This is an optimization exercise on Yosys and OpenROAD, whose aim is small area, not a production implementation. Only simulation tests tie the RTL to the original design; equivalence was not proved. Not every run is shown, and edits may drop behaviour that the tests do not exercise. No activity file was given, so power comes from the tool's default toggle rates.

Fig. 1: run 1, cell sizes after repair
Bar = 50 µm.
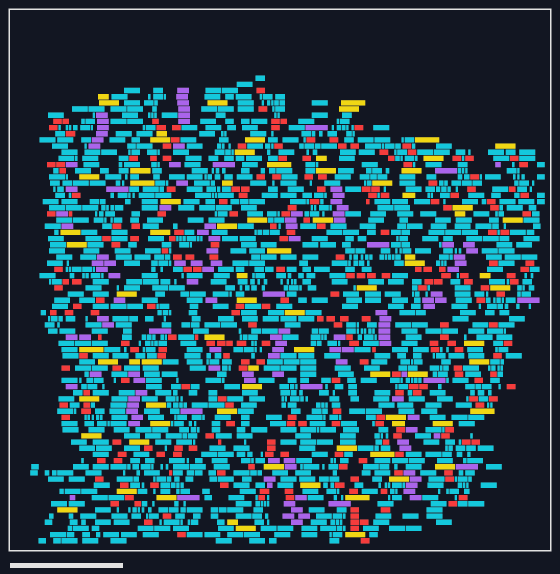
Fig. 2: run 1, signal routing as the flow saved it
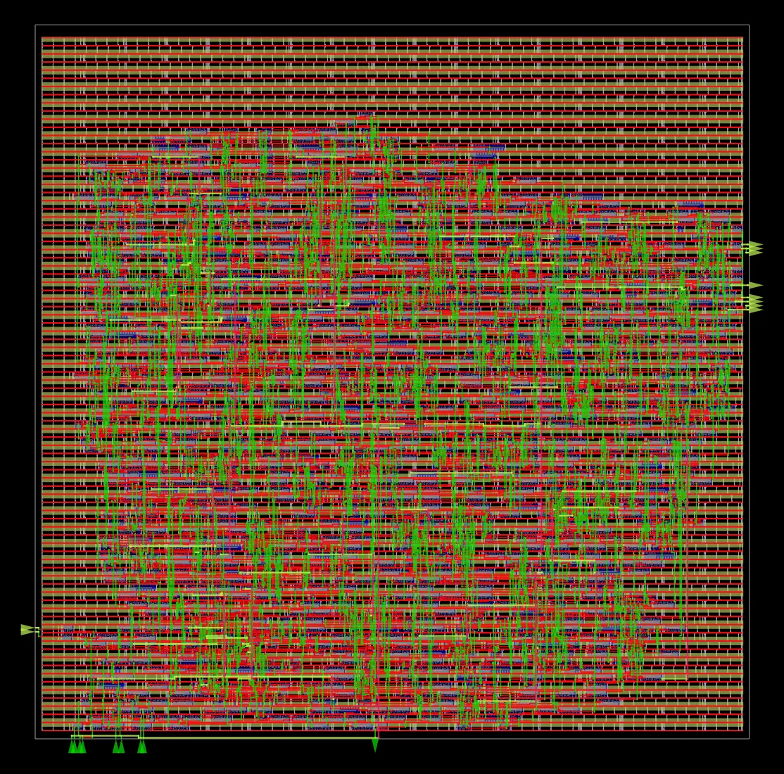
Fig. 3: run 1, routed clock nets over the placement
Bar = 50 µm.
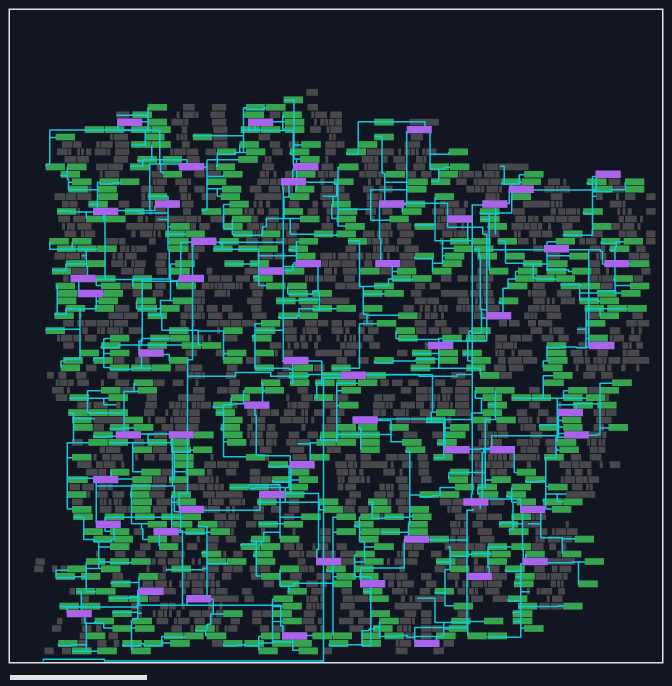
Fig. 4: run 1, the clock tree on the layout
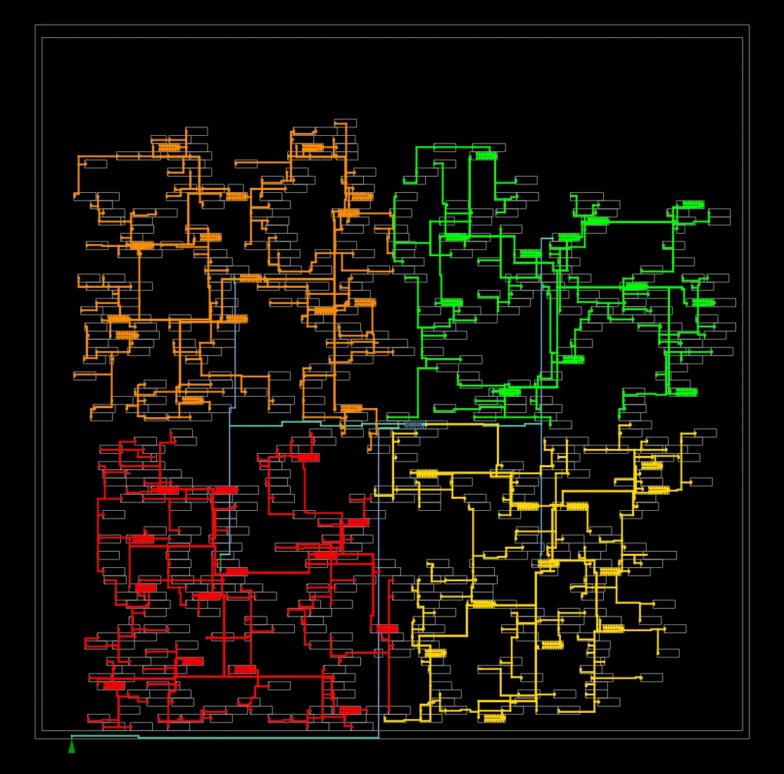
--- flow/design.v ---
`timescale 1ns / 1ps
module median_filter(
	input			clk		,
    input [7:0] 	dat_i	,
    input       	val_i	,
    output [7:0] 	dat_o	,
    output      	val_o
    );
	localparam 						WIDTH = 9;
	localparam 						WORD_LEN = 8;
	localparam 						MID_IND = (WIDTH-1)/2;
	reg [WORD_LEN-1 : 0] 			dat_i_r [0:WIDTH-1];
	reg [WORD_LEN*WIDTH-1 : 0] 		dat_i_pip [0:WIDTH-1];
	reg [MID_IND+WIDTH:0] 			valid_r;
	integer 	width_i;
	assign 		val_o = valid_r[MID_IND+WIDTH];
	assign		dat_o = dat_i_pip[WIDTH-1][MID_IND*WORD_LEN +: WORD_LEN];	
	always@(posedge clk) begin:valid_pass
		for(width_i = 0; width_i < MID_IND+WIDTH+1; width_i = width_i + 1) begin
			if(width_i == 0)
				valid_r[width_i] <= val_i;
			else
				valid_r[width_i] <= valid_r[width_i - 1];
		end
	end
	always@(posedge clk) begin:fit_in_width
		for(width_i = 0; width_i < WIDTH; width_i = width_i + 1) begin
			if(width_i == 0) begin
				if(val_i) 
					dat_i_r[width_i] <= dat_i;
				else
					dat_i_r[width_i] <= 0;
			end
			else
				dat_i_r[width_i] <= dat_i_r[width_i - 1];
		end
	end
	integer width_prime_i;
	always@(posedge clk) begin:prime_pip
		for(width_prime_i = 0; width_prime_i < WIDTH; width_prime_i = width_prime_i + 2) begin
			if(width_prime_i == 0) 
				dat_i_pip[0][width_prime_i*WORD_LEN +: WORD_LEN] <= dat_i_r[width_prime_i];
			else begin
				dat_i_pip[0][width_prime_i*WORD_LEN +: WORD_LEN] <= (dat_i_r[width_prime_i]<dat_i_r[width_prime_i-1])?dat_i_r[width_prime_i]:dat_i_r[width_prime_i-1];
				dat_i_pip[0][(width_prime_i-1)*WORD_LEN +: WORD_LEN] <= (dat_i_r[width_prime_i]<dat_i_r[width_prime_i-1])?dat_i_r[width_prime_i-1]:dat_i_r[width_prime_i];
			end	
		end
	end
	integer width_odd_i;
	genvar 	stage_odd_i;
	generate
		for(stage_odd_i = 1;stage_odd_i < WIDTH; stage_odd_i = stage_odd_i+2) begin:pip_stages_odd
			always@(posedge clk) begin:odd_pip
				for(width_odd_i = 0; width_odd_i < WIDTH; width_odd_i = width_odd_i + 2) begin
					if(width_odd_i == WIDTH-1)  
						dat_i_pip[stage_odd_i][width_odd_i*WORD_LEN +: WORD_LEN] <= dat_i_pip[(stage_odd_i-1)][width_odd_i*WORD_LEN +: WORD_LEN];
					else begin  
						dat_i_pip[stage_odd_i][width_odd_i*WORD_LEN +: WORD_LEN] <= (dat_i_pip[(stage_odd_i-1)][width_odd_i*WORD_LEN +: WORD_LEN]>dat_i_pip[(stage_odd_i-1)][(width_odd_i+1)*WORD_LEN +: WORD_LEN])?dat_i_pip[(stage_odd_i-1)][width_odd_i*WORD_LEN +: WORD_LEN]:dat_i_pip[(stage_odd_i-1)][(width_odd_i+1)*WORD_LEN +: WORD_LEN];
						dat_i_pip[stage_odd_i][(width_odd_i+1)*WORD_LEN +: WORD_LEN] <= (dat_i_pip[(stage_odd_i-1)][width_odd_i*WORD_LEN +: WORD_LEN]>dat_i_pip[(stage_odd_i-1)][(width_odd_i+1)*WORD_LEN +: WORD_LEN])?dat_i_pip[(stage_odd_i-1)][(width_odd_i+1)*WORD_LEN +: WORD_LEN]:dat_i_pip[(stage_odd_i-1)][width_odd_i*WORD_LEN +: WORD_LEN];
					end	
				end
			end
		end
	endgenerate
	integer 	width_even_i;
	genvar 		stage_even_i;
	generate
		for(stage_even_i = 2;stage_even_i < WIDTH; stage_even_i = stage_even_i+2) begin:pip_stages_even
			always@(posedge clk) begin:even_pip
				for(width_even_i = 0; width_even_i < WIDTH; width_even_i = width_even_i + 2) begin
					if(width_even_i == 0) 	 
						dat_i_pip[(stage_even_i)][width_even_i*WORD_LEN +: WORD_LEN] <= dat_i_pip[(stage_even_i-1)][width_even_i*WORD_LEN +: WORD_LEN];
					else begin	 
						dat_i_pip[(stage_even_i)][width_even_i*WORD_LEN +: WORD_LEN] <= (dat_i_pip[(stage_even_i-1)][width_even_i*WORD_LEN +: WORD_LEN]<dat_i_pip[(stage_even_i-1)][(width_even_i-1)*WORD_LEN +: WORD_LEN])?dat_i_pip[(stage_even_i-1)][width_even_i*WORD_LEN +: WORD_LEN]:dat_i_pip[(stage_even_i-1)][(width_even_i-1)*WORD_LEN +: WORD_LEN];
						dat_i_pip[(stage_even_i)][(width_even_i-1)*WORD_LEN +: WORD_LEN] <= (dat_i_pip[(stage_even_i-1)][width_even_i*WORD_LEN +: WORD_LEN]<dat_i_pip[(stage_even_i-1)][(width_even_i-1)*WORD_LEN +: WORD_LEN])?dat_i_pip[(stage_even_i-1)][(width_even_i-1)*WORD_LEN +: WORD_LEN]:dat_i_pip[(stage_even_i-1)][width_even_i*WORD_LEN +: WORD_LEN];
					end	
				end
			end
		end
	endgenerate
endmodule
--- flow/run.sh ---
#!/bin/bash
# synth_recipe.tcl (not shown) runs the flow's synth.tcl, then flattens the netlist and writes it again
# the make line also repeats each setting of config.mk as NAME=value (left out here)
make -C /OpenROAD-flow-scripts/flow DESIGN_CONFIG=/design/flow/config.mk WORK_HOME=/design/flow/orfs CLKGATE_MAP_FILE= SYNTH_SCRIPT=/design/flow/synth_recipe.tcl finish
--- flow/config.mk ---
export PLATFORM = sky130hd
export DESIGN_NAME = median_filter
export DESIGN_NICKNAME = median_filter
export VERILOG_FILES = /design/flow/design.v
export SDC_FILE = /design/flow/constraint.sdc
export NUM_CORES = 4
export LEC_CHECK = 0
export CAP_MARGIN = 20
export CORE_MARGIN = 2
export CORE_UTILIZATION = 40
export SLEW_MARGIN = 20
--- flow/constraint.sdc ---
create_clock -name core_clock -period 4.0 [get_ports {clk}]
set_input_delay 0.8000 -clock core_clock [delete_from_list [all_inputs] [get_ports {clk}]]
set_output_delay 0.8000 -clock core_clock [all_outputs]
set_load 0.01 [all_outputs]
==> out/results.ini, run 1 <==
[critical_path]
worstSetupStartpoint = dat_i_r[1][1]
crit_end = dat_i_pip[1][8]
critPathKind = reg2reg
reg2reg_to = dat_i_pip[1][8]
worstPathCellList = ha_1 -> nor2b_1 -> o211ai_1 -> a21oi_1 -> o32ai_4 -> mux2_2
max_stage_delay_ns = 0.75
cp.arrival_ns = 2.84
rr_worst_depth = 6
cp_max_fo = 16
crit_cells = 6
cp-end-kind = flip-flop
crit_slowest_cell = o32ai_4
r2r-start = dat_i_r[1][1]
start_kind = flip-flop
cp.required_ns = 4.49
r2r_slack_ns = 1.65

[placement]
gp_congestion = 0.806
port_buffers = 18
post-place-ws_ns = 1.67

[clock_tree]
post_cts_buffers = 0
hold_buffers = 0
cts_tree = built
cts.clk_slew.worst_paths_ns = 0.06
cts_max_level = 2
clk-insertion-delay-late_ns = 0.60
cts_resized = 0

[grt]
grt_usage_pct = 13.8
grt_max_degree = 17
grt_first_pass_wirelength_um = 64100
first_global_vias = 12700
grt-ovfl-total = 0

[yosys]
synth-seq-cells = 534
ys_seq_area_share_pct = 48.7
synthTopCellsByArea = dfxtp_1 49%, ha_1 13%, mux2_2 11%
synth_commonest_cells = 534 x dfxtp_1, 224 x ha_1, 224 x inv_1, 213 x mux2_2, 110 x mux2_4
synthFlopType = dfxtp_1
avgSynthCellArea_um2 = 12.7
synth-edff-count = 0
synth_most_common_cell = dfxtp_1
ys_types = 28

[routing]
wl_per_cell_um = 15.1
routed_wl_um = 38000
drt_iter0_drc = 339
drc_errors = 0
dr.pass1.iters = 4
viasPerCell = 4.75
drtAntennaViolNets = 0

[sta]
maxSlewHeadroom_pct = 33.4
period_needed_ns = 2.35
drv_slew = 0
rsz0062_at_grt = no
finalSetupTns_ns = 0
fmax_mhz = 425
setup_viol = 0
whs_ns = 0.321
hold_viol_final = 0
worst_pin_slew_ns = 0.998
post-route-period-util_pct = 58.9

[power_and_ir_drop]
power_density_nw_per_um2 = 901
leakagePower_uw = 0.0108

[cells_and_area]
antenna_cells = 0
fin_nets = 2014
drive_gt1_share_pct = 25.5
nFillCells = 4922

[floorplan]
rows = 85
start_util_pct = 40.6
die_w_um = 238
ioPinCount = 19
core-area_um2 = 54000
die_area_um2 = 56700

[job]
maxCapViolations = 0

[run_status]
status = timing/DRC/antenna clean

[hold_path]
hold_class = reg2reg

Back to the opening pictures, Fig. 1:
_6 and larger: in yellow, cells 77, share 4.2%. _3 and _4 cells: in purple, cells 129, share 7.1%. _2 cells: in red, cells 260, share 14%. _0 and _1 cells: in cyan, cells 1,358, share 74%.
PnR worst setup slack: 1.65 ns
nonclk buf count: 18
Area Overhead vs Synth: 12.5%
Design Area, Final: 24,700 µm²

Back to the opening pictures, Fig. 2:
Met2 Wirelength: 18,100 µm
met3 wire length: 1000 µm

Back to the opening pictures, Fig. 3:
clock wires: in cyan, length 6,090 µm. flip-flops: in green, count 534. clock drivers: in purple, count 54.
There are 55 routed clock nets.
Worst Clk Skew: 0.0176 ns
Clock power frac: 24.1%
Clk power: 5360 µW

Back to the opening pictures, Fig. 4:
sequential cell count: 534
CTS root buf: clkbuf_16
TritonCTS Buffers: 54

## run 1: state kept, by name, summed over array words and instances (netlist names)
register / flops
dat_i_pip: 449
dat_i_r: 71
valid_r: 14
## run 1: layout make-up
type	instances	area (µm²)	area share (%)
clock buffer	77	1570	6.36
tap	696	871	3.53
clock inverter	23	377	1.53
inverter	224	841	3.41
multi-input combinational	948	10200	41.2
timing repair buffer	18	180	0.730
sequential	534	10700	43.3
## run 1: stage by stage
step	area, µm²	cells	util, %
floorplan	21900	1728	-
global placement	22700	2420	42.1
detailed placement	22700	2420	42.1
CTS	24700	2520	45.7
global route	24700	2520	45.7
finish	24700	2520	45.7
## run 1: logic make-up after synthesis
group / after synthesis / share of synthesized area, %
AND/OR/NAND/NOR: 128 / 3.12
buffers and inverters: 246 / 4.95
flip-flops: 534 / 48.7
adder cells (fa/ha/maj): 224 / 12.8
multiplexers: 416 / 23.2
AO/OA/AOI/OAI: 180 / 7.26
## run 1: power by group
part / total [µW] / switching (µW) / internal [µW]
combinational: 8690 / 3790 / 4890
clock: 5360 / 2050 / 3310
sequential: 8190 / 1180 / 7010
total: 22200 / 7020 / 15200
## run 1: worst reg2reg max path: stages (launching register included)
cell	delay, ns
dfxtp_1	0.40
ha_1	0.27
nor2b_1	0.13
o211ai_1	0.15
a21oi_1	0.12
o32ai_4	0.75
mux2_2	0.41
## run 1: worst min path at each step
stage / from / to / slack [ns] / depth (start not counted)
floorplan: dat_i_r[0][7] / dat_i_pip[0][7] / 0.31 / 0
global placement: valid_r[7] / valid_r[8] / 0.31 / 0
detailed placement: valid_r[9] / valid_r[10] / 0.31 / 0
CTS: dat_i_r[0][4] / dat_i_r[1][4] / 0.33 / 0
global route: dat_i_r[0][4] / dat_i_r[1][4] / 0.32 / 0
finish: dat_i_r[0][4] / dat_i_r[1][4] / 0.32 / 0
## run 1: cells in the final DEF, fill, tap and decap left out, types with 15 or more instances in the layout
master / netlist / final
a21oi_1: 48 / 48
nand2b_1: 15 / 15
o21a_1: 16 / 16
mux2_1: 79 / 79
dfxtp_1: 534 / 534
nand2_1: 16 / 16
clkdlybuf4s50_1: 0 / 18
mux2_4: 110 / 110
o21ai_2: 16 / 16
ha_1: 224 / 224
clkbuf_16: 0 / 55
mux2_2: 213 / 213
a211o_1: 15 / 15
nor2_1: 30 / 30
nand4_1: 44 / 44
a211oi_1: 19 / 19
o21ai_0: 15 / 15
inv_1: 224 / 224
## run 1: per-layer routing
layer / routed length, µm / GRT usage, % / vias up
li1: - / - / 6152
met1: 18100 / 17.4 / 5646
met2: 18100 / 24.0 / 116
met3: 1000 / 2.36 / 56
met4: 816 / 4.56 / 0
met5: 0 / 0 / -
Fig. 5: run 1, sequential cells colored by netlist name
Bar = 50 µm.
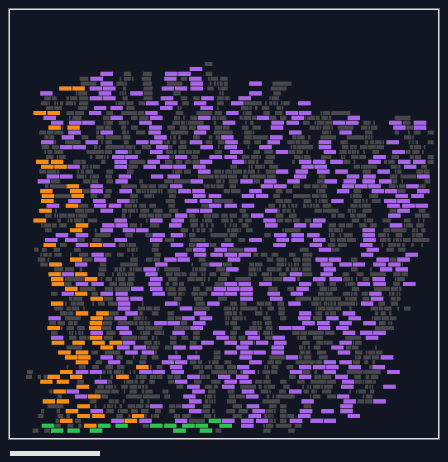

==> run 1 -> run 2 <==
==> flow/design.v (replaced) <==
module median_filter(
    input            clk,
    input      [7:0] dat_i,
    input            val_i,
    output     [7:0] dat_o,
    output           val_o
    );
    function le8;
        input [7:0] a, b;
        integer i;
        reg c;
        begin
            c = 1'b1;
            for (i = 0; i < 8; i = i + 1)
                c = (~a[i] & b[i]) | (~a[i] & c) | (b[i] & c);
            le8 = c;
        end
    endfunction
    function ex4;
        input [8:0] b;
        integer i, n;
        begin
            n = 0;
            for (i = 0; i < 9; i = i + 1)
                n = n + (b[i] ? 1 : 0);
            ex4 = (n == 4);
        end
    endfunction
    reg [7:0]  r [1:9];
    reg [7:0]  d [1:9];
    reg [13:0] v;
    integer k;
    always @(posedge clk) begin
        r[1] <= val_i ? dat_i : 8'd0;
        for (k = 2; k <= 9; k = k + 1)
            r[k] <= r[k-1];
        v <= {v[12:0], val_i};
    end
    assign val_o = v[13];
    wire [99:0] le;
    genvar p, q, dd;
    generate
        for (dd = 1; dd <= 8; dd = dd + 1) begin : g_dist
            wire n = le8(r[1], r[1+dd]);
            if (dd < 8) begin : st
                reg [8-dd:1] s;
                always @(posedge clk)
                    s <= {s, n} ;
                for (p = 2; p <= 9 - dd; p = p + 1) begin : tap
                    assign le[p*10+p+dd] = s[p-1];
                end
            end
            assign le[10+1+dd] = n;
        end
    endgenerate
    wire [8:0] sel;
    generate
        for (p = 1; p <= 9; p = p + 1) begin : rank
            wire [8:0] below;
            for (q = 1; q <= 9; q = q + 1) begin : b
                if (q < p)      assign below[q-1] = le[q*10+p];
                else if (q > p) assign below[q-1] = ~le[p*10+q];
                else            assign below[q-1] = 1'b0;
            end
            assign sel[p-1] = ex4(below);
        end
    endgenerate
    reg [7:0] med;
    integer j;
    always @(*) begin
        med = 8'd0;
        for (j = 1; j <= 9; j = j + 1)
            med = med | ({8{sel[j-1]}} & r[j]);
    end
    always @(posedge clk) begin
        d[1] <= med;
        for (k = 2; k <= 9; k = k + 1)
            d[k] <= d[k-1];
    end
    assign dat_o = d[9];
endmodule
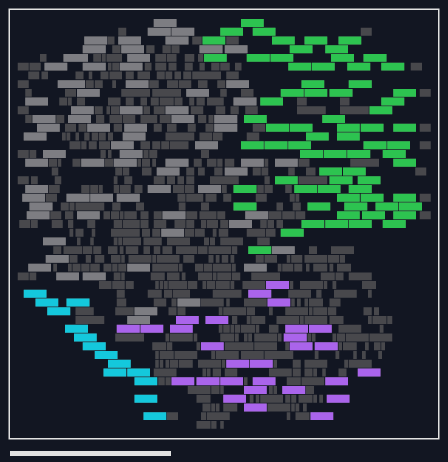
Fig. 6. Sequential cells colored by netlist name (run 2).
Bar = 50 µm.
v: in cyan, placed flops 14, where south-west. d: in green, placed flops 72. g_dist.st.s: in purple, placed flops 28.
Another 72 sequential cells are not colored.
sequential cell area share: 44.0%
seq pwr: 2290 µW
FF/Latch Area: 3730 µm²
final core utilization: 51.5%

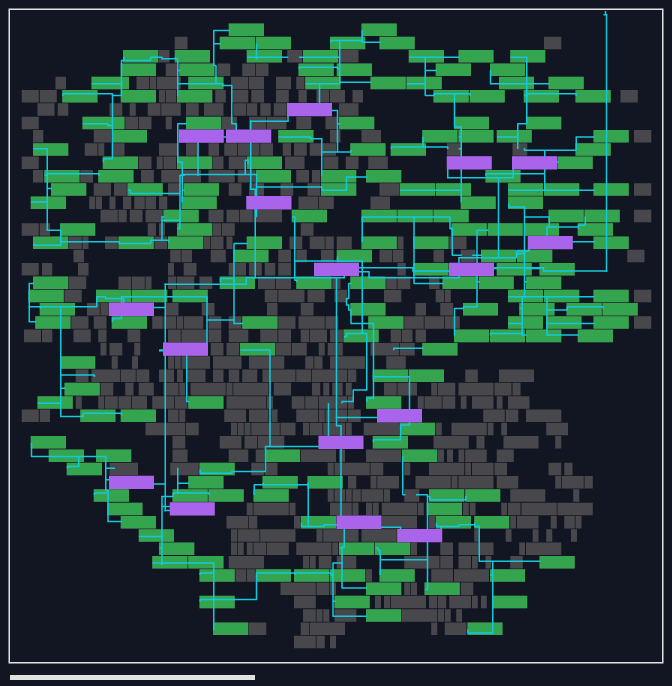
Fig. 7. Routed clock nets over the placement (run 2).
Bar = 50 µm.
clock drivers: in purple, count 17. flip-flops: in green, count 186. clock wires: in cyan, length 1,980 µm.
There are 18 routed clock nets. Position of the flops: widely spread.
Worst Clk Skew: 0.0137 ns
Clock power frac: 27.4%
worst-skew pair later-pin latency: 0.44 ns
Clk power: 1680 µW

==> run 2 against run 1 <==
Now fails the layout checks on negative setup slack; count of clock-buffer cells in the layout is 60 lower; clock skew is 0.0039 ns lower; power is 72% lower; die area is 69% lower; first-iteration DRC count is 9.1% lower; critical path type unchanged.
==> out/results.ini, run 2 <==
[routing]
dr.pass1.iters = 6  ; was 4
drtAntennaViolNets = 0  ; unchanged
drc_errors = 0  ; unchanged
wl_per_cell_um = 14.4  ; was 15.1 µm
viasPerCell = 4.74  ; was 4.75
drt_iter0_drc = 308  ; was 339

[clock_tree]
cts-root-buf = clkbuf_16  ; unchanged
cts_tree = built  ; unchanged
cts_max_level = 4  ; was 2

[sta]
drv_slew = 0  ; unchanged
whs_ns = 0.324  ; was 0.321 ns
setup_viol = 8  ; was 0
maxSlewHeadroom_pct = 41.1  ; was 33.4%
rsz0062_at_grt = yes  ; was no
fmax_mhz = 208  ; was 425 MHz
fin_ws_ns = -0.807  ; was 1.65 ns
post-route-period-util_pct = 120  ; was 58.9%

[critical_path]
crit_slowest_cell = fa_1  ; was o32ai_4
cp_max_fo = 7  ; was 16
cp.required_ns = 4.30  ; was 4.49 ns
start_kind = flip-flop  ; unchanged
cp-end-kind = flip-flop  ; unchanged
worstPathCellList = nand2b_4 -> maj3_2 -> maj3_2 -> maj3_2 -> o221ai_2 -> maj3_2 -> fa_1 -> inv_2 -> fa_1 -> fa_1 -> inv_1 -> ha_2 -> inv_2 -> fa_2 -> and2_4 -> a21oi_4 -> nor3b_4 -> a22o_1 -> a221oi_2 -> nand3_1  ; was ha_1 -> nor2b_1 -> o211ai_1 -> a21oi_1 -> o32ai_4 -> mux2_2
critPathKind = reg2reg  ; unchanged
cp.arrival_ns = 5.11  ; was 2.84 ns

[cells_and_area]
top_regs = d x72, r x72, g_dist.st.s x28  ; was dat_i_pip x449, dat_i_r x71, valid_r x14
fin_nets = 743  ; was 2,014
drive_gt1_share_pct = 22.4  ; was 25.5%
antenna_cells = 0  ; unchanged
final_cell_mix = 184 x dfxtp_1, 89 x inv_1, 82 x buf_4, 35 x fa_1, 26 x ha_1  ; was 534 x dfxtp_1, 224 x inv_1, 224 x ha_1, 213 x mux2_2, 110 x mux2_4

[floorplan]
die_w_um = 133  ; was 238 µm
ioPinCount = 19  ; unchanged
rows = 47  ; was 85
die_area_um2 = 17800  ; was 56,700 µm²

[grt]
grt-ovfl-total = 0  ; unchanged
grt_usage_pct = 16.1  ; was 13.8%
grt_max_degree = 22  ; was 17
first_global_vias = 4463  ; was 12,700

[job]
maxCapViolations = 0  ; unchanged

[yosys]
avgSynthCellArea_um2 = 12.1  ; was 12.7 µm²
synth_most_common_cell = dfxtp_1  ; unchanged
synth_commonest_cells = 186 x dfxtp_1, 91 x inv_1, 36 x fa_1, 27 x ha_1, 20 x maj3_1  ; was 534 x dfxtp_1, 224 x ha_1, 224 x inv_1, 213 x mux2_2, 110 x mux2_4
synthTopCellsByArea = dfxtp_1 56%, fa_1 11%, inv_1 5.1%  ; was dfxtp_1 49%, ha_1 13%, mux2_2 11%
synth-edff-count = 0  ; unchanged
ys_types = 35  ; was 28
synthFlopType = dfxtp_1  ; unchanged
ys_seq_area_share_pct = 55.7  ; was 48.7%
synth-seq-cells = 186  ; was 534

[placement]
dpl-instance-area_um2 = 7830  ; was 22,700 µm²
port_buffers = 18  ; unchanged
gp_congestion = 0.836  ; was 0.806

[power_and_ir_drop]
power_density_nw_per_um2 = 725  ; was 901 nW/µm²
leakagePower_uw = 0.00368  ; was 0.0108 µW

[hold_path]
hold_class = reg2reg  ; unchanged

[run_status]
so.violations = negative setup slack
status = complete, but fails checks  ; was timing/DRC/antenna clean

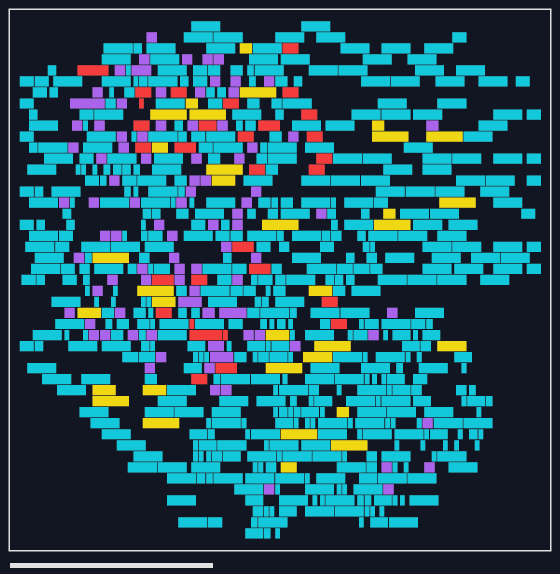
Fig. 8. Cell sizes after repair (run 2).
Bar = 50 µm.
_3 and _4 cells: in purple, cells 90, share 13%. _2 cells: in red, cells 30, share 4.4%. _0 and _1 cells: in cyan, cells 530, share 78%. _6 and larger: in yellow, cells 33, share 4.8%.
nonclk buf count: 102
Design Area, Final: 8480 µm²
Area Overhead vs Synth: 27.0%
PnR worst setup slack: -0.807 ns

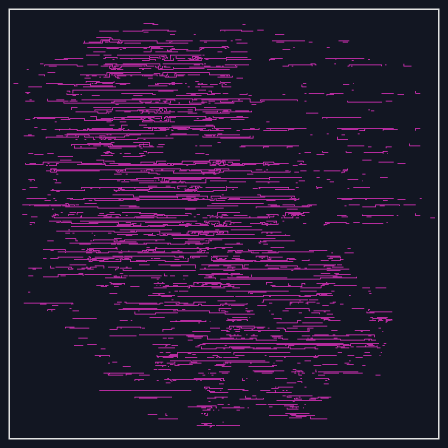
Fig. 9. M1 wires (run 2).
The wires run mostly horizontal. The layer holds 48% of the routed length. The layer carries 6,270 µm of wire. 701 nets have wire on it.
via count: 4,284
final WL: 13,000 µm
GRT met1 Usage: 22.0%

-- run 2: layer usage --
metal | track usage (%) | vias to the layer above | share of wire, %
met5 | 0 | - | 0
met4 | 5.97 | 0 | 2.0
met3 | 3.73 | 21 | 4.3
met2 | 25.2 | 113 | 46
met1 | 22.0 | 2039 | 48
li1 | - | 2111 | -
-- run 2: power by group --
part	total, µW	switching (µW)	internal (µW)	leakage [µW]
sequential	2290	101	2190	0.00155
clock	1680	827	857	0.000297
combinational	2180	1130	1050	0.00183
total	6150	2060	4090	0.00368
-- run 2: area by class of cell --
type	instances	area (µm²)
tap	220	275
inverter	93	349
multi-input combinational	270	2680
clock buffer	17	425
fill	1434	7980
clock inverter	15	189
sequential	186	3730
timing repair buffer	102	836
-- run 2: timing repair --
item | in CTS | in global routing
setup endpoints to repair | 8 | 8
endpoints found under the hold margin | 0 | 0
buffers inserted | 2 | 1
gates cloned | 0 | 0
pin swaps | 20 | 4
resized for setup | 4 | 1
-- run 2: final timing paths --
check | depth (start not counted) | slack, ns | endpoint | startpoint
max | 20 | -0.81 | d[1][3] | r[1][0]
min | 0 | 0.32 | d[6][4] | d[5][4]
max reg2reg | 20 | -0.81 | d[1][3] | r[1][0]
min reg2reg | 0 | 0.32 | d[6][4] | d[5][4]
-- run 2: cell families (layout without fill, tap and decap cells) --
family | Yosys count | after routing | share of synthesized area, %
AO/OA/AOI/OAI | 86 | 86 | 10.0
adder cells (fa/ha/maj) | 98 | 98 | 21.4
buffers and inverters | 98 | 227 | 5.51
flip-flops | 186 | 186 | 55.7
multiplexers | 2 | 2 | 0.300
AND/OR/NAND/NOR | 84 | 84 | 7.08
-- run 2: stage by stage --
step                      cells  setup TNS (ns)  total power, µW  setup WS [ns]
after floorplan             554           -3.55             3680         -0.512
after global placement      868           -5.32             4330         -0.703
after detailed placement    868           -6.37             4470         -0.855
after CTS                   902           -6.05             6210         -0.820
after global routing        903           -7.75             6600          -1.03
final                       903           -6.09             6150         -0.807
-- run 2: critical path: cells and delay by family (launching register included) --
kind / cells / cell delay [ns]
buffers and inverters: 3 / 0.18
AND/OR/NAND/NOR: 4 / 0.43
flip-flops: 1 / 0.40
adder cells (fa/ha/maj): 9 / 2.94
AO/OA/AOI/OAI: 4 / 0.73
Fig. 10: run 2, signal routing as the flow saved it
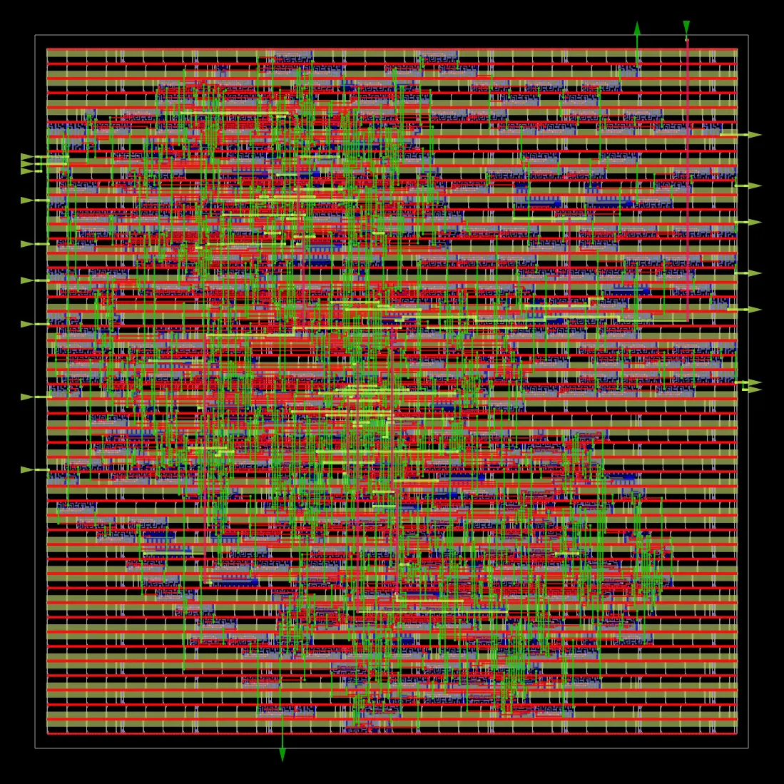

==> run 2 -> run 3 <==
==> flow/design.v (replaced) <==
module median_filter(
    input            clk,
    input      [7:0] dat_i,
    input            val_i,
    output     [7:0] dat_o,
    output           val_o
    );
    function le8;
        input [7:0] a, b;
        integer i;
        reg c;
        begin
            c = 1'b1;
            for (i = 0; i < 8; i = i + 1)
                c = (~a[i] & b[i]) | (~a[i] & c) | (b[i] & c);
            le8 = c;
        end
    endfunction
    function le3;
        input [2:0] a, b;
        integer i;
        reg c;
        begin
            c = 1'b1;
            for (i = 0; i < 3; i = i + 1)
                c = (~a[i] & b[i]) | (~a[i] & c) | (b[i] & c);
            le3 = c;
        end
    endfunction
    reg [7:0]  r [1:10];
    reg [13:0] v;
    reg [3:0]  l [2:10];
    reg [7:0]  d [1:8];
    integer i0;
    always @(posedge clk) begin
        r[1] <= val_i ? dat_i : 8'd0;
        for (i0 = 2; i0 <= 10; i0 = i0 + 1)
            r[i0] <= r[i0-1];
        v <= {v[12:0], val_i};
    end
    assign val_o = v[13];
    reg [9:2] up, dn, ge;
    reg [3:0] nl [3:10];
    reg [3:0] lnew;
    reg s1, c1, s2, c2, s3, c3, s4, c4, s5, c5, c6;
    reg t, f1, f2, f3;
    integer i1;
    always @(*) begin
        for (i1 = 2; i1 <= 9; i1 = i1 + 1) begin
            ge[i1] = le8(r[i1], r[1]);
            up[i1] = ~ge[i1];
            dn[i1] = ~v[9] | l[i1][3] | (~l[10][3] & ~le3(l[i1][2:0], l[10][2:0]));
            t  = up[i1] ^ dn[i1];
            f1 = t  & ~(l[i1][0] ^ up[i1]);
            f2 = f1 & ~(l[i1][1] ^ up[i1]);
            f3 = f2 & ~(l[i1][2] ^ up[i1]);
            nl[i1+1] = l[i1] ^ {f3, f2, f1, t};
        end
        {c1, s1} = ge[2] + ge[3] + ge[4];
        {c2, s2} = ge[5] + ge[6] + ge[7];
        {c3, s3} = ge[8] + ge[9];
        {c4, s4} = s1 + s2 + s3;
        {c5, s5} = c1 + c2 + c3;
        lnew[0] = s4;
        lnew[1] = s5 ^ c4;
        c6      = s5 & c4;
        lnew[2] = c5 ^ c6;
        lnew[3] = c5 & c6;
    end
    integer i2;
    always @(posedge clk) begin
        l[2] <= lnew;
        for (i2 = 3; i2 <= 10; i2 = i2 + 1)
            l[i2] <= nl[i2];
    end
    reg [7:0] med;
    integer i3;
    always @(*) begin
        med = 8'd0;
        for (i3 = 2; i3 <= 10; i3 = i3 + 1)
            med = med | ({8{l[i3][2] & ~l[i3][3] & ~l[i3][1] & ~l[i3][0]}} & r[i3]);
    end
    integer i4;
    always @(posedge clk) begin
        d[1] <= med;
        for (i4 = 2; i4 <= 8; i4 = i4 + 1)
            d[i4] <= d[i4-1];
    end
    assign dat_o = d[8];
endmodule
--- a/flow/config.mk
+++ b/flow/config.mk
@@ -7,5 +7,6 @@
 export LEC_CHECK = 0
 export CAP_MARGIN = 20
 export CORE_MARGIN = 2
-export CORE_UTILIZATION = 40
+export CORE_UTILIZATION = 60
+export CTS_BUF_LIST = sky130_fd_sc_hd__clkbuf_2 sky130_fd_sc_hd__clkbuf_4 sky130_fd_sc_hd__clkbuf_8
 export SLEW_MARGIN = 20
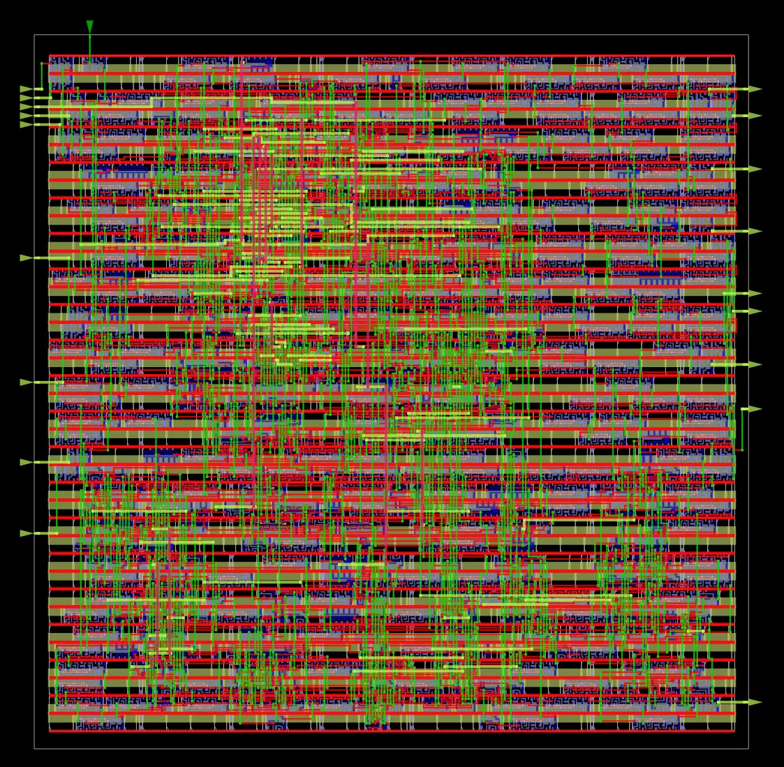
Fig. 11. Signal routing as the flow saved it (run 3).
met3 wire length: 1060 µm
gr usage total: 23.9%
via count: 4,493

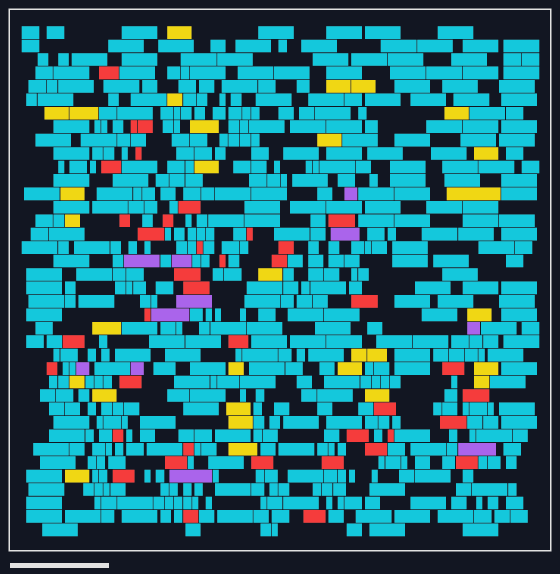
Fig. 12. Cell sizes after repair (run 3).
Bar = 20 µm.
_0 and _1 cells: in cyan, cells 535, share 87%. _2 cells: in red, cells 39, share 6.3%. _6 and larger: in yellow, cells 30, share 4.9%. _3 and _4 cells: in purple, cells 11, share 1.8%.
Area Overhead vs Synth: 11.6%
PnR worst setup slack: 0.818 ns
Design Area, Final: 7430 µm²
nonclk buf count: 20

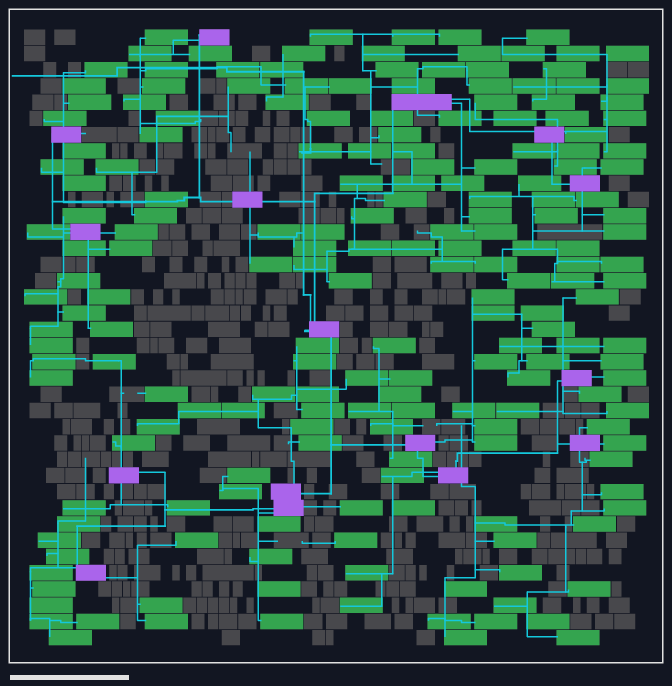
Fig. 13. Routed clock nets over the placement (run 3).
Bar = 20 µm.
clock wires: in cyan, length 1,880 µm. flip-flops: in green, count 194. clock drivers: in purple, count 17.
Position of the flops: widely spread.
Clk power: 1280 µW
Worst Clk Skew: 0.0167 ns

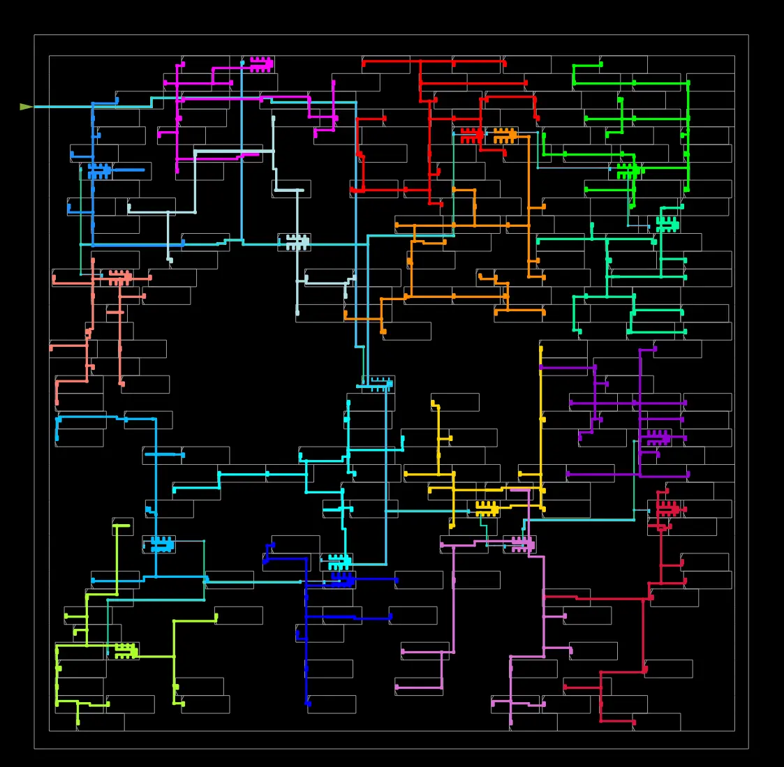
Fig. 14. The clock tree on the layout (run 3).
clk sink count: 194
CTS root buf: clkbuf_8
TritonCTS Buffers: 17

==> run 3 against run 2 <==
Final cell count shrank 16%; now clean on timing, DRC and antenna; largest cell class unchanged; global-route usage increased by 7.8 points; sequential share of layout area up 8.3 points; flip-flop and latch count is 8 higher; highest routed layer unchanged.
==> out/results.ini, run 3 <==
[run_status]
status = timing/DRC/antenna clean  ; was complete, but fails checks

[yosys]
ys_seq_area_share_pct = 58.4  ; was 55.7%
ys_types = 67  ; was 35
synth_most_common_cell = dfxtp_1  ; unchanged
synthFlopType = dfxtp_1  ; unchanged
avgSynthCellArea_um2 = 11.5  ; was 12.1 µm²
syn_inst = 578  ; was 554
synth-edff-count = 0  ; unchanged

[power_and_ir_drop]
pwr-share-seq_pct = 51.7  ; was 37.2%
p_sw_share_pct = 34.5  ; was 33.5%
power_uw = 5480  ; was 6150 µW
p_sw_uw = 1890  ; was 2060 µW
p_comb_share_pct = 24.9  ; was 35.4%
leakagePower_uw = 0.00286  ; was 0.00368 µW
pwr-share-clk_pct = 23.4  ; was 27.4%

[hold_path]
hold_class = reg2reg  ; unchanged

[critical_path]
cp_max_fo = 12  ; was 7
max_stage_delay_ns = 0.49  ; was 0.45 ns
worstPathCellList = inv_2 -> a222oi_1 -> a21boi_1 -> o22ai_1 -> a31oi_4 -> fa_1 -> fa_1 -> ha_1 -> ha_1  ; was nand2b_4 -> maj3_2 -> maj3_2 -> maj3_2 -> o221ai_2 -> maj3_2 -> fa_1 -> inv_2 -> fa_1 -> fa_1 -> inv_1 -> ha_2 -> inv_2 -> fa_2 -> and2_4 -> a21oi_4 -> nor3b_4 -> a22o_1 -> a221oi_2 -> nand3_1
critPathKind = reg2reg  ; unchanged
start_kind = flip-flop  ; unchanged
cp.required_ns = 4.35  ; was 4.30 ns
cp.arrival_ns = 3.54  ; was 5.11 ns
cp-end-kind = flip-flop  ; unchanged

[sta]
finalSetupTns_ns = 0  ; was -6.09 ns
worst_pin_slew_ns = 1.18  ; was 0.881 ns
whs_ns = 0.333  ; was 0.324 ns
setup_viol = 0  ; was 8
post-route-period-util_pct = 79.6  ; was 120%
maxSlewHeadroom_pct = 20.9  ; was 41.1%
period_needed_ns = 3.18  ; was 4.81 ns
fmax_mhz = 314  ; was 208 MHz
rsz0062_at_grt = no  ; was yes
hold_viol_final = 0  ; unchanged

[floorplan]
die_w_um = 109  ; was 133 µm
start_util_pct = 61.4  ; was 40.6%
ioPinCount = 19  ; unchanged

[clock_tree]
cts_resized = 0  ; was 4
hold_buffers = 0  ; unchanged
cts.clk_slew.worst_paths_ns = 0.10  ; was 0.08 ns
cts_max_level = 4  ; unchanged

[routing]
drtAntennaViolNets = 0  ; unchanged
routed_wl_um = 13500  ; was 13,000 µm
dr.pass1.iters = 7  ; was 6
drt_iter0_drc = 484  ; was 308
viasPerCell = 5.95  ; was 4.74

[cells_and_area]
utilization_pct = 68.5  ; was 51.5%
final_common_cell = dfxtp_1  ; unchanged
drive_gt1_share_pct = 13.0  ; was 22.4%
final_cell_mix = 194 x dfxtp_1, 27 x inv_1, 27 x xnor2_1, 26 x nor2b_1, 22 x a21oi_1  ; was 184 x dfxtp_1, 89 x inv_1, 82 x buf_4, 35 x fa_1, 26 x ha_1
fin_nets = 619  ; was 743
antenna_cells = 0  ; unchanged
largest_reg_flops = 80

[grt]
grt-ovfl-total = 0  ; unchanged
grt_first_pass_wirelength_um = 21300  ; was 22,100 µm
grt_max_degree = 20  ; was 22

[placement]
port_buffers = 18  ; unchanged
gp_congestion = 0.955  ; was 0.836

-- run 3: logic make-up after synthesis --
| family | synth area share [%] |
|---|---|
| simple gates | 11.5 |
| buf+inv | 3.07 |
| mux | 1.96 |
| fa+ha+maj | 2.88 |
| compound gates | 17.6 |
| xor+xnor | 4.61 |
| flops | 58.4 |
-- run 3: per-layer routing --
layer / GRT usage, % / wire length [µm] / share of wire (%)
met1: 32.6 / 6210 / 46
met2: 35.8 / 5910 / 44
met3: 6.52 / 1060 / 7.9
met4: 10.3 / 296 / 2.2
met5: 0 / 0 / 0
-- run 3: area by class of cell --
cell class	count	area [µm²]	share of cell area [%]
sequential	194	3880	52.3
multi-input combinational	335	2620	35.3
clock buffer	19	255	3.44
timing repair buffer	20	195	2.63
tap	140	175	2.36
clock inverter	13	166	2.24
inverter	34	128	1.72
-- run 3: final timing paths --
check	start	to	cells past startpoint	slack (ns)
min	d[1][6]	d[2][6]	0	0.33
max	r[1][3]	l[2][2]	9	0.82
min reg2reg	d[1][6]	d[2][6]	0	0.33
max reg2reg	r[1][3]	l[2][2]	9	0.82
-- run 3: critical path: cells and delay by family, from the launching register on --
kind            cells  cell delay, ns
buf+inv             1            0.17
flops               1            0.49
fa+ha+maj           4            1.39
compound gates      4            1.02
-- run 3: per-stage QoR --
stage,cell area [µm²],setup WS [ns]
6_report,7430,0.818
5_1_grt,7430,0.752
4_1_cts,7430,0.831
3_5_place_dp,7000,0.859
3_3_place_gp,7000,0.963
2_1_floorplan,6650,1.06
-- run 3: power by group through the flow --
stage          sequential [µW]  combinational, µW  clock (µW)
3_3_place_gp              2840               1310           0
3_5_place_dp              2870               1350           0
5_1_grt                   2890               1510        1390
6_report                  2830               1360        1280
4_1_cts                   2820               1360        1310
2_1_floorplan             2660               1110           0
Fig. 15: run 3, M1 wires
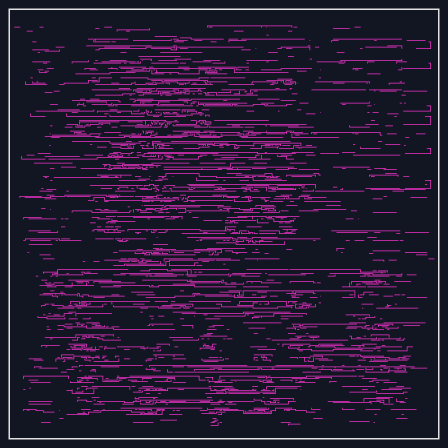

==> run 3 -> run 4 <==
--- a/flow/config.mk
+++ b/flow/config.mk
@@ -7,6 +7,5 @@
 export LEC_CHECK = 0
 export CAP_MARGIN = 20
 export CORE_MARGIN = 2
-export CORE_UTILIZATION = 60
-export CTS_BUF_LIST = sky130_fd_sc_hd__clkbuf_2 sky130_fd_sc_hd__clkbuf_4 sky130_fd_sc_hd__clkbuf_8
+export CORE_UTILIZATION = 40
 export SLEW_MARGIN = 20
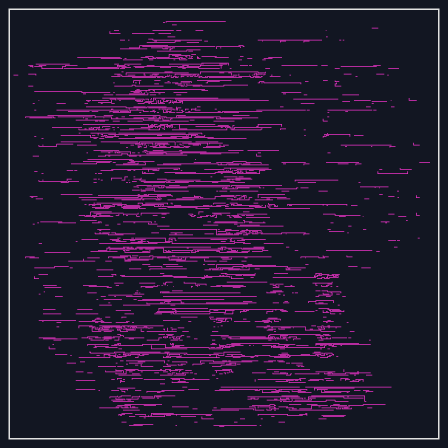
Fig. 16. M1 wires (run 4).
The longest straight run is 32.2 µm. The layer carries 6,450 µm of wire. 578 nets have wire on it. The layer holds 46% of the routed length.
final WL: 14,000 µm
via count: 4,497

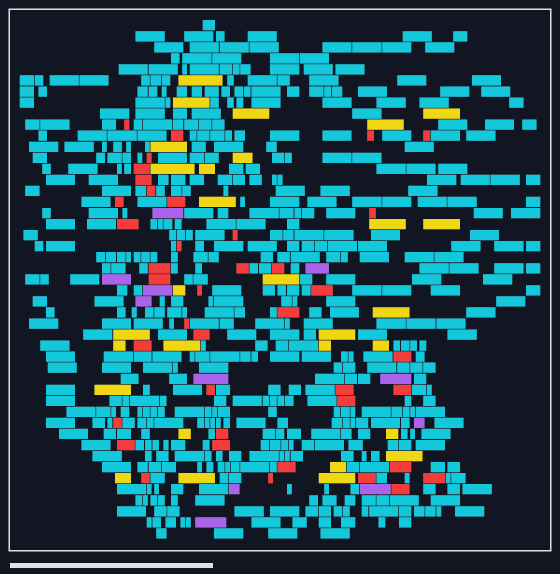
Fig. 17. Cell sizes after repair (run 4).
Bar = 50 µm.
_3 and _4 cells: in purple, cells 11, share 1.8%. _0 and _1 cells: in cyan, cells 535, share 87%. _6 and larger: in yellow, cells 29, share 4.7%. _2 cells: in red, cells 40, share 6.5%.
Area Overhead vs Synth: 16.1%
Design Area, Final: 7720 µm²
PnR worst setup slack: 0.796 ns

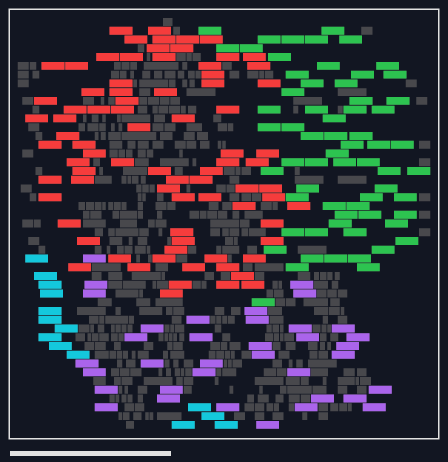
Fig. 18. Sequential cells colored by netlist name (run 4).
Bar = 50 µm.
final core utilization: 47.1%
FF/Latch Area: 3880 µm²
seq pwr: 2840 µW

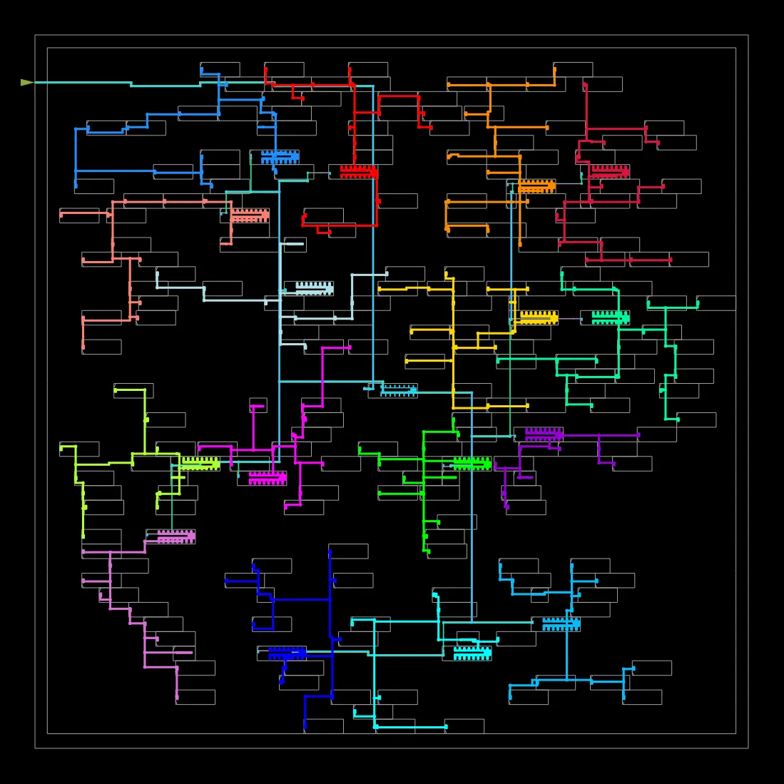
Fig. 19. The clock tree on the layout (run 4).
CTS root buf: clkbuf_16
number of H-tree levels: 4
sequential cell count: 194

==> run 4 against run 3 <==
Register-to-register slack worse by 0.02 ns; utilization is 21 points lower; count of clock-buffer cells in the layout is 1 lower; first-iteration DRC count rose by 5.2%; design area is 4.0% higher; still clean on timing, DRC and antenna; routed wire length rose by 3.8%; sequential power about the same; critical path type unchanged; setup slack worse by 0.022 ns; critical endpoint unchanged.
==> out/results.ini, run 4 <==
[run_status]
status = timing/DRC/antenna clean  ; unchanged

[grt]
first_global_vias = 4307  ; was 4,234
grt_usage_pct = 16.6  ; was 23.9%
grt-ovfl-total = 0  ; unchanged
grt_first_pass_wirelength_um = 22700  ; was 21,300 µm
grt_max_degree = 19  ; was 20

[routing]
viasPerCell = 5.39  ; was 5.95
drt_iter0_drc = 509  ; was 484
drtAntennaViolNets = 0  ; unchanged
wl_per_cell_um = 16.8  ; was 17.8 µm
drc_errors = 0  ; unchanged
dr.pass1.iters = 7  ; unchanged

[clock_tree]
cts_resized = 0  ; unchanged
clk-insertion-delay-late_ns = 0.43  ; was 0.47 ns
cts_buffer_depth = 2  ; unchanged
cts.clk_slew.worst_paths_ns = 0.07  ; was 0.10 ns
hold_buffers = 0  ; unchanged
cts.sinks = 194  ; unchanged
post_cts_buffers = 0  ; unchanged
numCtsBuffers = 17  ; unchanged
cts_tree = built  ; unchanged

[sta]
finalSetupTns_ns = 0  ; unchanged
maxSlewHeadroom_pct = 20.1  ; was 20.9%
hold_viol_final = 0  ; unchanged
worst_pin_slew_ns = 1.19  ; was 1.18 ns
post-route-period-util_pct = 80.1  ; was 79.6%
clock_skew_ns = 0.00996  ; was 0.0167 ns
fmax_mhz = 312  ; was 314 MHz
period_needed_ns = 3.20  ; was 3.18 ns
setup_viol = 0  ; unchanged
drv_slew = 0  ; unchanged
rsz0062_at_grt = no  ; unchanged

[power_and_ir_drop]
p_sw_share_pct = 32.5  ; was 34.5%
p_comb_share_pct = 23.2  ; was 24.9%
peakVddDrop_mv = 0.309  ; was 0.504 mV
p_sw_uw = 1920  ; was 1890 µW
leakagePower_uw = 0.00296  ; was 0.00286 µW
pwr-share-seq_pct = 47.9  ; was 51.7%
pwr-share-clk_pct = 28.9  ; was 23.4%
power_density_nw_per_um2 = 768  ; was 738 nW/µm²
intPower_uw = 4010  ; was 3590 µW

[yosys]
synth_area_um2 = 6650  ; unchanged
ys_types = 67  ; unchanged
synth-seq-cells = 194  ; unchanged
synthFlopType = dfxtp_1  ; unchanged
synth_top_area_share_pct = 58.4  ; unchanged
syn-num-nets = 595  ; unchanged
syn_inst = 578  ; unchanged
ys_seq_area_share_pct = 58.4  ; unchanged
synth_most_common_cell = dfxtp_1  ; unchanged
synth_commonest_cells = 194 x dfxtp_1, 27 x inv_1, 27 x xnor2_1, 26 x nor2b_1, 22 x a21oi_1  ; unchanged
synthTopCellsByArea = dfxtp_1 58%, xnor2_1 3.6%, nor2b_1 2.4%  ; unchanged
synth-edff-count = 0  ; unchanged
avgSynthCellArea_um2 = 11.5  ; unchanged
ys_async_sr_fraction_pct = 0  ; unchanged

[floorplan]
core-area_um2 = 16400  ; was 10,800 µm²
die_area_um2 = 17700  ; was 11,900 µm²
rows = 47  ; was 38
ioPinCount = 19  ; unchanged
die_y_um = 133  ; was 109 µm
start_util_pct = 40.5  ; was 61.4%
die_w_um = 133  ; was 109 µm

[critical_path]
cp.arrival_ns = 3.52  ; was 3.54 ns
critPathKind = reg2reg  ; unchanged
cp_max_fo = 12  ; unchanged
reg2reg_to = l[2][2]  ; unchanged
r2r-start = r[1][3]  ; unchanged
rr_worst_depth = 8  ; was 9
cp.required_ns = 4.32  ; was 4.35 ns
start_kind = flip-flop  ; unchanged
cp-end-kind = flip-flop  ; unchanged
r2r_slack_ns = 0.80  ; was 0.82 ns

[hold_path]
min_from = d[7][7]  ; was d[1][6]
hold_class = reg2reg  ; unchanged
holdPathEnd = d[8][7]  ; was d[2][6]
holdPathStages = 0  ; unchanged

[cells_and_area]
max_flop_register = r  ; unchanged
drive_gt1_share_pct = 13.0  ; unchanged
antenna_cells = 0  ; unchanged
fin_nets = 619  ; unchanged
largest_reg_flops = 80  ; unchanged
final_cell_mix = 194 x dfxtp_1, 27 x inv_1, 27 x xnor2_1, 26 x nor2b_1, 22 x a21oi_1  ; unchanged
top_regs = r x80, d x64, l x36  ; unchanged
final_common_cell = dfxtp_1  ; unchanged

[job]
maxCapViolations = 0  ; unchanged

[placement]
port_buffers = 18  ; unchanged
dpl-instance-area_um2 = 7100  ; was 7000 µm²
dp_hpwl_um = 9850  ; was 9420 µm
gp_congestion = 0.952  ; was 0.955

-- run 4: worst max path at each step --
stage,from,depth (start not counted),slack [ns],endpoint
after floorplan,r[1][6],9,1.06,l[2][2]
after global placement,r[1][3],9,0.93,l[2][2]
after detailed placement,r[1][3],9,0.84,l[2][2]
after CTS,r[1][3],9,0.82,l[2][2]
after global routing,r[1][3],9,0.61,l[2][2]
final,r[1][3],8,0.80,l[2][2]
-- run 4: logic make-up after synthesis --
group                    share of synthesized area, %
flip-flops                                       58.4
multiplexers                                     1.96
XOR/XNOR                                         4.61
buffers and inverters                            3.07
AND/OR/NAND/NOR                                  11.5
AO/OA/AOI/OAI                                    17.6
adder cells (fa/ha/maj)                          2.88
-- run 4: layout make-up --
class                   count  area [µm²]
clock buffers              18         439
clock inverters            14         164
fillers                  1467        8680
inverters                  34         128
multi-input cells         335        2640
flip-flops and latches    194        3880
well taps                 220         275
repair buffers             20         195
-- run 4: metrics by stage --
stage	hold WS, ns	cells	total power [µW]	worst slack [ns]
finish	0.318	835	5930	0.796
global route	0.321	835	6290	0.614
CTS	0.322	835	5940	0.816
detailed placement	0.312	803	4220	0.845
global placement	0.310	803	4150	0.929
floorplan	0.310	578	3770	1.06
-- run 4: critical path, stage by stage (launching register included) --
cell      delay [ns]
dfxtp_1         0.51
inv_2           0.18
a222oi_1        0.52
a221oi_1        0.22
o221ai_2        0.46
ha_1            0.28
fa_1            0.44
ha_1            0.22
ha_1            0.26
-- run 4: power by group through the flow --
stage / registers (µW) / clock network (µW) / logic, µW
detailed placement: 2860 / 0 / 1360
CTS: 2820 / 1760 / 1360
finish: 2840 / 1710 / 1370
global placement: 2840 / 0 / 1310
global route: 2910 / 1840 / 1530
floorplan: 2660 / 0 / 1110
-- run 4: per-layer routing --
metal  part of all wire, %  global-route usage, %  vias up
met1                    46                   21.8     2145
li1                      -                      -     2163
met5                     0                      0        -
met4                   2.5                   7.23        0
met3                   5.8                   4.56       29
met2                    46                   25.6      160

==> what the ideal ports hide <==
The results above use ideal ports. As a check the final layouts listed here were re-extracted and re-timed, cells and wires unchanged. Step 1: set_driving_cell puts a clkbuf_16 on clk and a buf_2 on each other input, an assumption about the parent block. Step 2 times the ports against the registers' clock, not the clock port: input delays grow and output delays shrink by t, the midpoint of the rising clock arrivals with the driver on. Three values: ideal, step 1, step 2; two values: the first two.
| run | t (ns) | slack for setup (ns) | worst setup path after step 2 | worst slew at a driven data input, ns |
|---|---|---|---|---|
| run 1 | 0.638 | 1.646 / 1.646 / 1.646 | register to register | 0.03 |
| run 2 | 0.471 | -0.807 / -0.807 / -0.807 | register to register | 0.03 |
| run 3 | 0.497 | 0.818 / 0.818 / 0.818 | register to register | 0.03 |
| run 4 | 0.469 | 0.796 / 0.796 / 0.796 | register to register | 0.03 |
